Background: an optimization exercise with open tools, aiming at small area and few clock cycles per item. Do not read the settings as production practice. Function was checked by simulation only, so behaviour that the tests miss may differ from the original. Not every run is shown, and edits may drop behaviour that the tests do not exercise.

===== flow/run.sh =====
#!/bin/bash
# synth_recipe.tcl (not shown) runs the flow's synth.tcl, then flattens the netlist and writes it again
# the make line also repeats each setting of config.mk as NAME=value (left out here)
make -C /OpenROAD-flow-scripts/flow DESIGN_CONFIG=/design/flow/config.mk WORK_HOME=/design/flow/orfs CLKGATE_MAP_FILE= SYNTH_SCRIPT=/design/flow/synth_recipe.tcl finish

===== flow/config.mk =====
export PLATFORM = sky130hd
export DESIGN_NAME = lab1
export DESIGN_NICKNAME = lab1
export VERILOG_FILES = /design/flow/design.v
export SDC_FILE = /design/flow/constraint.sdc
export NUM_CORES = 4
export LEC_CHECK = 0
export CAP_MARGIN = 20
export CORE_MARGIN = 2
export CORE_UTILIZATION = 40
export SLEW_MARGIN = 20

===== flow/constraint.sdc =====
create_clock -name core_clock -period 8.0 [get_ports {clk}]
set_input_delay 1.6000 -clock core_clock [delete_from_list [all_inputs] [get_ports {clk}]]
set_output_delay 1.6000 -clock core_clock [all_outputs]
set_load 0.01 [all_outputs]

===== flow/design.v =====
module lab1 #
(
	parameter WIDTHIN = 16,		 
	parameter WIDTHOUT = 32,	 
	parameter [WIDTHIN-1:0] A0 = 16'b01_00000000000000,  
	parameter [WIDTHIN-1:0] A1 = 16'b01_00000000000000,  
	parameter [WIDTHIN-1:0] A2 = 16'b00_10000000000000,  
	parameter [WIDTHIN-1:0] A3 = 16'b00_00101010101010,  
	parameter [WIDTHIN-1:0] A4 = 16'b00_00001010101010,  
	parameter [WIDTHIN-1:0] A5 = 16'b00_00000010001000   
)
(
	input clk,
	input reset,	
	input i_valid,
	input i_ready,
	output o_valid,
	output o_ready,
	input [WIDTHIN-1:0] i_x,
	output [WIDTHOUT-1:0] o_y
);
logic [WIDTHIN-1:0] x;	 
logic [WIDTHOUT-1:0] y_Q;	 
logic valid_Q1;		 
logic valid_Q2;		 
logic valid_Q3;
logic valid_Q4;
logic valid_Q5;
logic valid_Q6;
logic valid_Q7;
logic [WIDTHOUT-1:0] ans;	
logic enable;
logic [WIDTHOUT-1:0] m0_out;  
logic [31:0] m0_res; 
logic [WIDTHOUT-1:0] a0_out;  
logic [WIDTHOUT-1:0] m1_out;  
logic [47:0] m1_res;
logic [WIDTHOUT-1:0] a1_out;  
logic [WIDTHOUT-1:0] m2_out;  
logic [47:0] m2_res; 
logic [WIDTHOUT-1:0] a2_out;  
logic [WIDTHOUT-1:0] m3_out;  
logic [47:0] m3_res;
logic [WIDTHOUT-1:0] a3_out;  
logic [WIDTHOUT-1:0] m4_out;  
logic [47:0] m4_res;
logic [WIDTHOUT-1:0] a4_out;  
logic [WIDTHOUT-1:0] y_D;
logic [15:0] A5_reg;
logic [31:0] A4_reg;
logic [31:0] A3_reg;
logic [31:0] A2_reg;
logic [31:0] A1_reg;
logic [31:0] A0_reg;
logic [WIDTHIN-1:0] x1;
logic [WIDTHIN-1:0] x2;
logic [WIDTHIN-1:0] x3;
logic [WIDTHIN-1:0] x4;
logic [WIDTHOUT-1:0] F1;
logic [WIDTHOUT-1:0] F2;
logic [WIDTHOUT-1:0] F3;
logic [WIDTHOUT-1:0] F4;
always_comb begin
		m0_res = A5_reg * x;
		m0_out = {3'b000, m0_res [31:3]};
		a0_out = m0_out + A4_reg;
		m1_res = F4 * x4;
		m1_out = m1_res[45:14];
		a1_out = m1_out + A3_reg;
		m2_res = F3 * x3;
		m2_out = m2_res[45:14];
		a2_out = m2_out + A2_reg;
		m3_res = F2 * x2;
		m3_out = m3_res[45:14];
		a3_out = m3_out + A1_reg;
		m4_res = F1 * x1;
		m4_out = m4_res[45:14];
		a4_out = m4_out + A0_reg ;
		enable = i_ready;
end
always @(posedge clk) begin
if (enable) begin
		A5_reg <= A5;
		A4_reg <= {5'b00000, A4, 11'b00000000000};
   	F4 <= a0_out;
		x4 <= x;
		A3_reg <= {5'b00000, A3, 11'b00000000000};
		F3 <= a1_out;
		x3 <= x4;
		A2_reg <= {5'b00000, A2, 11'b00000000000};
		F2 <= a2_out;
		x2 <= x3;
		A1_reg <= {5'b00000, A1, 11'b00000000000};
   	F1 <= a3_out;
		x1 <= x2;
		A0_reg <= {5'b00000, A0, 11'b00000000000};
end		
end
always_ff @(posedge clk or posedge reset) begin
	if (reset) begin
		valid_Q1 <= 1'b0;
		valid_Q2 <= 1'b0;
		valid_Q3 <= 1'b0;
		valid_Q4 <= 1'b0;
		valid_Q5 <= 1'b0;
		valid_Q6 <= 1'b0;
		x <= 0;
		y_Q <= 0;
	end 
	else if (enable) begin
		valid_Q1 <= i_valid;
		valid_Q2 <= valid_Q1;
		valid_Q3 <= valid_Q2;
		valid_Q4 <= valid_Q3;
		valid_Q5 <= valid_Q4;
		valid_Q6 <= valid_Q5;
		x <= i_x;
		y_Q <= y_D;
	end
end
assign y_D = a4_out;
assign o_y = y_Q;
assign o_ready = i_ready;   		
assign o_valid = valid_Q6 & i_ready;	
endmodule

==> summary.txt, run 1 <==
Outcome
  • Status: timing/DRC/antenna clean

Clock network
  • Hold-fix buffers at CTS: 0
  • Worst-case clock buffer depth: 3
  • Root Driver: clkbuf_16
  • H-tree Lvls: 1
  • Clock-pin slew on the worst setup and hold paths: ~0.06 ns
  • CTS resizes: 0

Timing
  • Hold slack: 0.484 ns
  • Final setup viols: 0
  • Setup WS post-layout: approximately 0.27 ns
  • Final worst path period share: between 90% and 100%
  • Slew margin rel.: a little under 30%
  • Slew Viols, Final: 0
  • Final hold vios: 0
  • Sum Neg Setup Slack: 0 ns
  • Clock skew: 0.0253 ns

Route
  • DR WL/cell: about 18 um
  • Antenna-violating nets left: 0
  • Remaining DRCs: 0
  • DRT Pass-1 Iters: 6
  • Via total after detailed routing: ~46000
  • Routed WL: ~170000 um

Global routing
  • Largest net degree at the start of global routing: roughly 130
  • Vias in the first global route: ~50000
  • Gr usage total: a little over a fifth
  • Global-route wire length before repair: between 200000 and 300000 um
  • Antenna violations before repair: 1

Critical path
  • CP arrival: just over 8 ns
  • Crit-path slowest cell: edfxtp_1
  • Crit path from: F1[7]$_DFFE_PP_
  • Crit Path Category: reg -> reg
  • Crit path largest cell delay: around 0.82 ns
  • R2r startpoint: F1[7]$_DFFE_PP_
  • Crit path cell chain: nand2_1, fa_1, inv_1, fa_1, fa_1, fa_1, inv_1, fa_1, inv_1, fa_1, ha_1, a21o_1, nor2_1, a221oi_1, nand3b_1, a211oi_1, or2_1, a21oi_1, a311oi_1, o31a_1, nand4_1, xnor2_1, a21oi_1
  • Req. time, crit path: 8.45 ns

Layout
  • Post-route cell area: about 70000 sq um
  • Multi-input gate area: 50400 sq um
  • # nets final: approximately 8900
  • Fraction of layout cells with a size suffix above 1: under 10%
  • Layout area overhead: 8.40%
  • Final core utilization: about 43%
  • Reg area: between 6000 and 7000 sq um

Floorplan
  • Die area: 164000 sq um
  • IO Count: 54
  • Initial core utilization: about two fifths
  • Die Y: 405 um
  • Die W: between 400 and 500 um

Yosys
  • Synth Instances: 6887
  • Synthesized area: 64200 sq um
  • Count leader, synth: inv_1
  • Synth Warn #: 1
  • Share of the synthesized area in the top cell type: ~46%
  • Top post-synthesis cells by area: fa_1 46%, ha_1 9.6%, inv_1 9.5%, edfxtp_1 8.1%, nand2_1 7.2%
  • Sequential fraction of the synthesis area: 10.2%
  • Post-synth top cells: 1623 x inv_1, 1472 x fa_1, 1235 x nand2_1

Placement
  • Final GP Congestion: around 0.9
  • I/O Buffers: 53
  • Inst Count DP: roughly 9000
  • Post-DP HPWL: 134000 um

Worst hold path
  • Worst Hold End: x4[1]$_DFFE_PP_
  • Hold Path Class: reg -> reg
  • Hold_sp: x[1]$_DFFE_PP0P_
Testbench counts for the RTL of run 1, summed over its fixed seeds: cycles 24,048, items 24,000.
run 1: worst max-delay path by stage:
stage	end
floorplan	F3[24]$_DFFE_PP_
global placement	F2[31]$_DFFE_PP_
detailed placement	F1[31]$_DFFE_PP_
CTS	F1[31]$_DFFE_PP_
global route	F1[31]$_DFFE_PP_
finish	y_Q[31]$_DFFE_PP0P_
run 1: layout by cell type, fill, tap and decap left out, drive strengths merged, types with 11 or more instances in the layout:
master,count
dfrtp,54
a211oi,14
xnor2,113
ha,490
nor3,28
and2,659
and3,11
fa,1472
buf,263
mux2,41
edfxtp,174
nand4,33
o21bai,21
clkbuf,34
a31oi,11
nor2,96
o211ai,14
nand2,1235
nand3,29
a21oi,142
o21ai,58
inv,1631
clkdlybuf4s50,52
nor2b,26
a21o,64
o21a,23
xor2,43
run 1: final cells by class:
type,count,area share [%]
flip-flops and latches,228,9.45
clock inverters,24,0.279
well taps,2086,3.75
diodes,2,0.00719
multi-input cells,4728,72.4
repair buffers,315,4.20
inverters,1623,8.76
clock buffers,34,1.15
run 1: layer usage:
metal / GRT usage [%] / part of all wire, % / vias to the layer above
met3: 2.03 / 4.9 / 276
met4: 6.41 / 3.4 / 0
li1: - / - / 20330
met1: 27.5 / 42 / 23745
met2: 36.3 / 50 / 1203
met5: 0 / 0 / -
run 1: critical path: cells and delay by family, from the launching register on:
kind	cells	cell delay [ns]
flops	1	0.82
fa+ha+maj	7	3.32
simple gates	5	0.97
xor+xnor	1	0.17
buf+inv	3	0.15
compound gates	7	2.13
run 1: sequential cells by signal, indices dropped and copies added, names as in the netlist:
register,cells
F1,32
F4,18
F2,32
valid_Q4,1
valid_Q1,1
y_Q,32
valid_Q6,1
valid_Q2,1
x3,16
F3,28
x2,16
valid_Q3,1
x4,16
x1,16
valid_Q5,1
x,16
run 1: kinds of logic after synthesis:
family,synth area share (%)
AND/OR/NAND/NOR,15.8
adder cells (fa/ha/maj),55.5
buffers and inverters,11.3
AO/OA/AOI/OAI,4.16
flip-flops,10.2
XOR/XNOR,2.25
multiplexers,0.751
other,0.00584
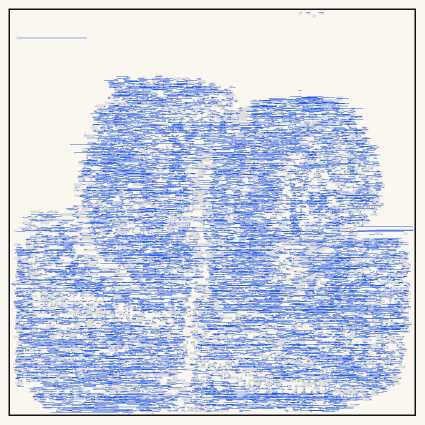
(run_1/m1.png)
(1 px per um) Cells faint in the background.
main direction: horizontal
longest straight run: 78.4 um
share of all routed wire: 42%
nets with wire on the layer: 8165

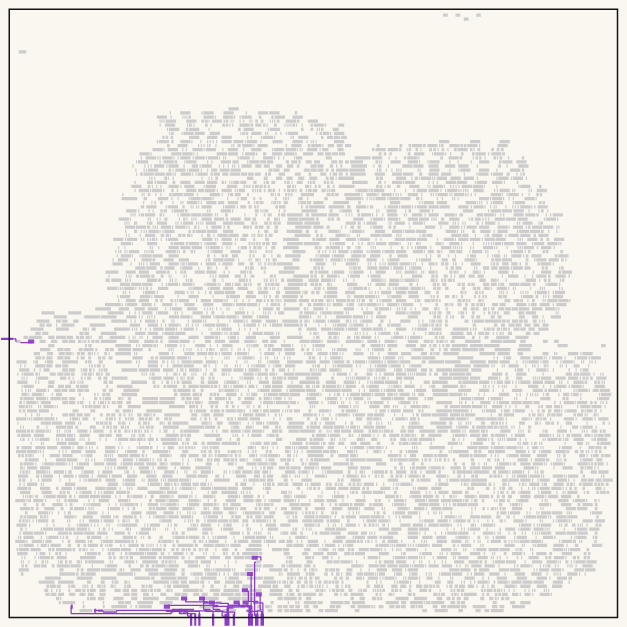
(run_1/port_trees.png)
(1.5 px per um)
legend:
  purple:
    port: `i_x`
    bits: 16
    direction: input
    end_cells: 16
    buffers: 16
    wire: 572 um

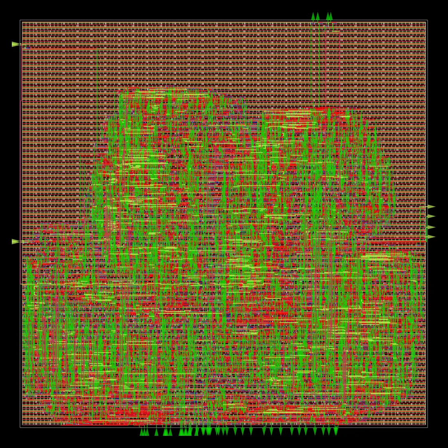
(run_1/routed.png)
Top Layer Used: met4
WL met3: 8090 um

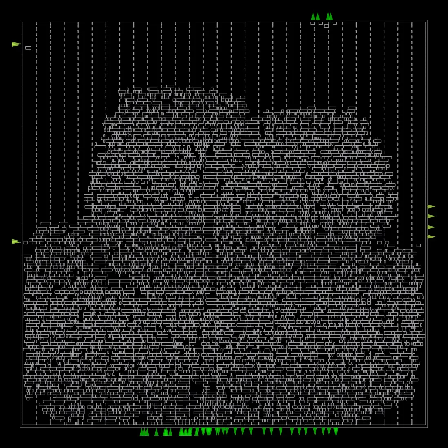
(run_1/placed.png)
Post-Layout Cell Count: 9040
FFs & Latches: 228
Seq area share: 9.45%
core area: 160000 sq um
tap cells: 2086

==> run_1/ff_map.png <==
(1 px per um) Other sequential cells in the stronger grey, the rest of the logic in the fainter grey.
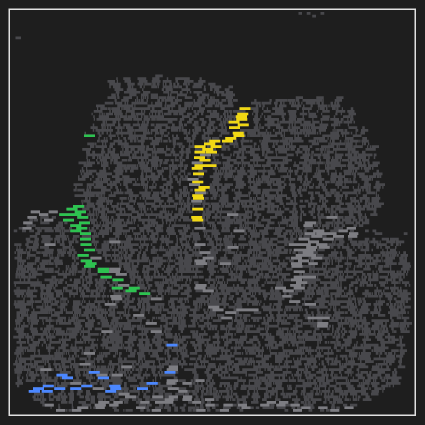

==> run 2: too many edits to list; what changed since run 1 <==
flow/design.v: 125 -> 4690 lines; modules unchanged: 0
  lab1: edited, 125 -> 4679 lines
  csa_fa: new, 4 lines
  csa_ha: new, 4 lines
  r4_pp: new, 3 lines
==> module csa_ha as of run 2 <==
module csa_ha (input a, input b, output s, output co);
assign s = a ^ b;
assign co = a & b;
endmodule
==> module r4_pp as of run 2 <==
module r4_pp (input x1, input x2, input x3, input s1, input s2, input s3, output pn);
assign pn = ~((x1 & s1) | (x2 & s2) | (x3 & s3));
endmodule
==> module csa_fa as of run 2 <==
module csa_fa (input a, input b, input c, output s, output co);
assign s = a ^ b ^ c;
assign co = (a & b) | (a & c) | (b & c);
endmodule
--- a/flow/config.mk
+++ b/flow/config.mk
@@ -10,2 +10,3 @@
 export CORE_UTILIZATION = 40
 export SLEW_MARGIN = 20
+export SYNTH_HIERARCHICAL = 1
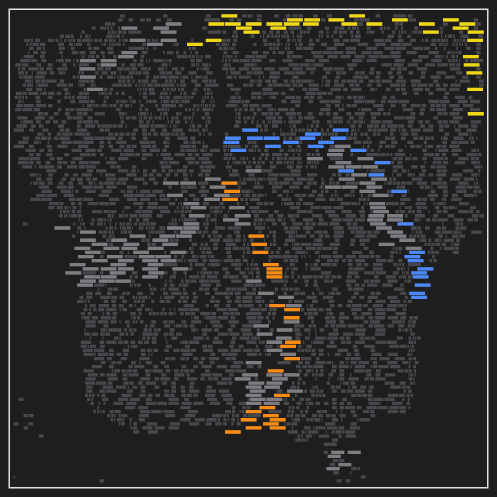
(run_2/ff_map.png)
(1.5 px per um) Other sequential cells in the stronger grey, the rest of the logic in the fainter grey.
legend:
  yellow:
    signal: `y_q`
    sequential_cells: 31
  blue:
    signal: `f4_q`
    sequential_cells: 29
  orange:
    signal: `f3_q`
    sequential_cells: 27
not coloured: 144
Reg area: 6910 sq um
final core utilization: 45.0%

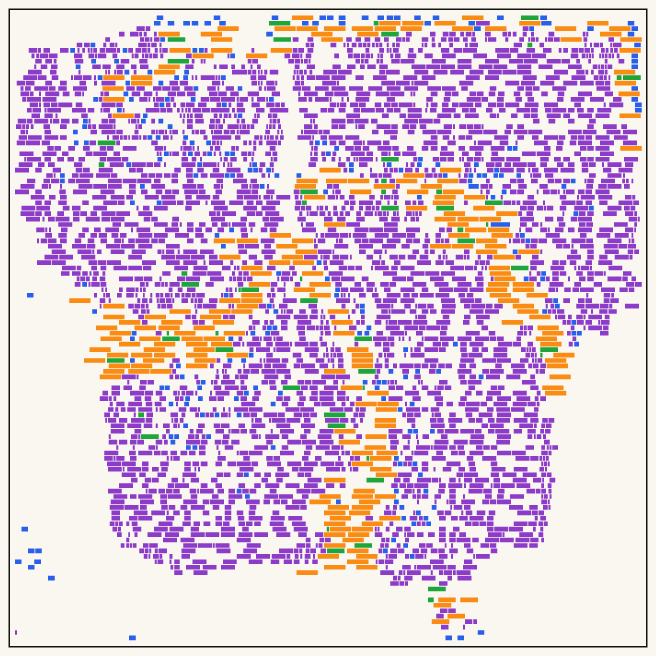
(run_2/class_map.png)
(2 px per um)
legend:
  green:
    class: clock drivers and dummy loads
    cells: 53
  purple:
    class: remaining logic cells
    cells: 3032
  orange:
    class: registers
    cells: 231
  blue:
    class: remaining buffers and delay cells
    cells: 261
post-route cell area: 44100 sq um
core area: 98100 sq um
Rows: 115

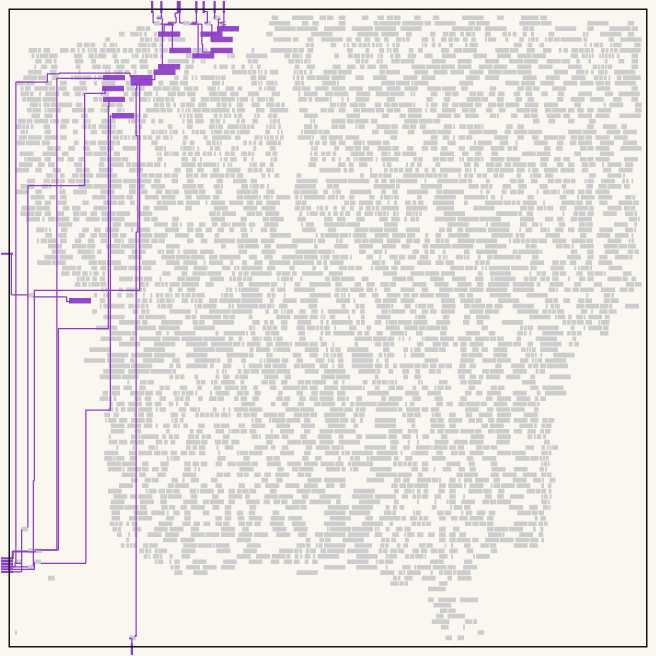
(run_2/port_trees.png)
(2 px per um)
legend:
  purple:
    port: `i_x`
    bits: 16
    direction: input
    end_cells: 16
    buffers: 16
    wire: 2290 um

==> run 2 against run 1 <==
Still clean on timing, DRC and antenna. Core utilization rose by 1.5 points. Worst hold slack improved by 0.021 ns. First-iteration DRC count increased to 3.6 times the previous value. Clock skew shrank 0.00091 ns. Sequential cell count is 3 higher. Routed wire length shrank 13%. Register-to-register slack improved by 0.05 ns. Die area is 38% lower. Synthesized area shrank 39%.
==> summary.txt, run 2 <==
Outcome
  • Status: timing/DRC/antenna clean

Layout
  • Max FFs per register: 31
  • Post-Layout Cell Count: about 4900
  • Most frequent cells in the layout: 746 x a222oi_1, 651 x fa_1, 335 x ha_1, 226 x edfxtp_1, 207 x buf_4
  • Top flop regs: y_q (31), f4_q (29), f3_q (27)
  • Largest Register: y_q
  • N_diodes: 0
  • Layout area overhead: 11.8%
  • # nets final: 4563

Worst hold path
  • Worst Hold End: v[1]$_DFFE_PP0P_
  • Hold_sp: v[0]$_DFFE_PP0P_
  • Hold Path Class: reg -> reg

Route
  • Antenna-violating nets left: 0
  • Routed WL: 144000 um
  • DRT Pass-1 Iters: 22
  • Remaining DRCs: 0
  • DR WL/cell: approximately 30 um

Timing
  • Hold slack: roughly 0.5 ns
  • Final hold vios: 0
  • Final worst path period share: between 90% and 100%
  • Final setup viols: 0
  • Sum Neg Setup Slack: 0 ns
  • Clock skew: 0.0244 ns
  • Slew Viols, Final: 0

Clock network
  • Worst-case clock buffer depth: 3
  • H-tree Lvls: 1
  • Clock-pin slew on the worst setup and hold paths: 0.08 ns
  • Root Driver: clkbuf_16

Floorplan
  • Die W: 318 um
  • Die area: a little over 100000 sq um
  • IO Count: 54
  • Initial core utilization: 40.2%
  • Die Y: between 300 and 400 um

Yosys
  • Synthesized area: slightly below 40000 sq um
  • EDFF count, synth: between 200 and 250
  • Synth Warn #: 7
  • Count leader, synth: a222oi_1
  • Synth Instances: about 3300
  • Sequential fraction of the synthesis area: approximately 18%
  • Top post-synthesis cells by area: fa_1 33%, a222oi_1 19%, edfxtp_1 17%, ha_1 11%, xnor2_1 1.9%
  • Share of the synthesized area in the top cell type: between 30% and 40%
  • Post-synth top cells: 746 x a222oi_1, 651 x fa_1, 337 x ha_1

Critical path
  • Req. time, crit path: 8.34 ns
  • CP arrival: around 8.0 ns
  • R2r startpoint: x_in[4]$_DFFE_PP_
  • Crit Path Category: reg -> reg

Placement
  • Post-DP HPWL: 104000 um
  • Inst Count DP: ~4800
  • I/O Buffers: 52
  • Final GP Congestion: 0.942

Global routing
  • Antenna violations before repair: 1
  • Largest net degree at the start of global routing: 63
  • Global-route wire length before repair: ~220000 um
Testbench counts for the RTL of run 2, summed over its fixed seeds: cycles 24,040, items 24,000.
run 2: cells by family (layout without fill, tap and decap cells):
logic type / count (synthesis) / after routing / share of synthesized area (%)
other: 1 / 1 / 0.00951
XOR/XNOR: 134 / 134 / 2.97
adder cells (fa/ha/maj): 988 / 988 / 43.7
AND/OR/NAND/NOR: 582 / 582 / 7.40
flip-flops: 231 / 231 / 17.5
buffers and inverters: 200 / 486 / 1.95
AO/OA/AOI/OAI: 1109 / 1109 / 25.1
multiplexers: 46 / 46 / 1.31
run 2: cell type report:
class	instances	area, sq um	area share (%)
clock buffers	31	733	1.66
flip-flops and latches	231	6910	15.7
inverters	172	646	1.46
clock inverters	22	218	0.493
well taps	1287	1610	3.65
repair buffers	261	2120	4.81
multi-input cells	2860	31900	72.3
run 2: worst max-delay path, cell delays in order, from the launching register on:
cell	delay, ns
edfxtp_1	0.46
ha_1	0.32
ha_1	0.29
ha_1	0.30
buf_4	0.15
a21o_1	0.17
a21oi_1	0.19
o21ai_1	0.14
a21o_1	0.26
a2111oi_4	0.43
a311oi_4	0.11
and2_2	0.27
a222oi_1	0.44
fa_1	0.51
fa_1	0.46
fa_1	0.54
fa_1	0.45
ha_1	0.36
a21o_1	0.21
a21oi_2	0.18
a31oi_1	0.12
and2_1	0.17
o2111a_1	0.18
o21ai_2	0.17
buf_4	0.14
nand2b_1	0.09
a21oi_1	0.19
xor2_1	0.08
run 2: metal layers:
layer	global-route usage (%)	up-vias	wire [um]
li1	-	14524	-
met3	6.26	617	18600
met4	12.7	0	8280
met2	44.4	3004	64500
met1	36.3	17407	52400
met5	0.142	-	0
run 2: worst max path at each step:
stage	start	end	slack [ns]	cells after the start
5_1_grt	x_in[4]$_DFFE_PP_	f2_q[19]$_DFFE_PP_	-0.04	27
6_report	x_in[4]$_DFFE_PP_	f2_q[19]$_DFFE_PP_	0.33	27
3_3_place_gp	x_in[4]$_DFFE_PP_	f2_q[23]$_DFFE_PP_	0.0008	25
3_5_place_dp	x_in[4]$_DFFE_PP_	f2_q[19]$_DFFE_PP_	-0.03	26
2_1_floorplan	x_in[2]$_DFFE_PP_	f2_q[23]$_DFFE_PP_	0.05	28
4_1_cts	x_in[4]$_DFFE_PP_	f2_q[19]$_DFFE_PP_	0.02	27
run 2: repair_timing:
item / CTS / global route
setup endpoints to repair: 3 / 15
resized for setup: 2 / 23
hold buffers: 0 / 0
pin swaps: 0 / 8

[separate check: timing with driven ports]
The results above use ideal ports. As a check the final layouts listed here were re-extracted and re-timed, cells and wires unchanged.
Step 1 assumes that a clkbuf_16 drives the clock port and a buf_2 every other input.
Step 2 times the ports against the registers' clock, not the clock port: input delays grow and output delays shrink by t, the midpoint of the rising clock arrivals with the driver on.
Slacks: ideal / step 1 / step 2; pairs: ideal / step 1.
| run | shift t [ns] | slack for setup (ns) | clock arrival spread, ns | worst slew at a driven data input, ns | cell pins on the clock port's net |
|---|---|---|---|---|---|
| run 1 | 0.686 | 0.273 / 0.273 / 0.273 | 0.027 / 0.027 | 0.07 | 1 |
| run 2 | 0.673 | 0.326 / 0.326 / 0.326 | 0.024 / 0.025 | 0.08 | 1 |
After both steps every run listed still meets setup and hold.
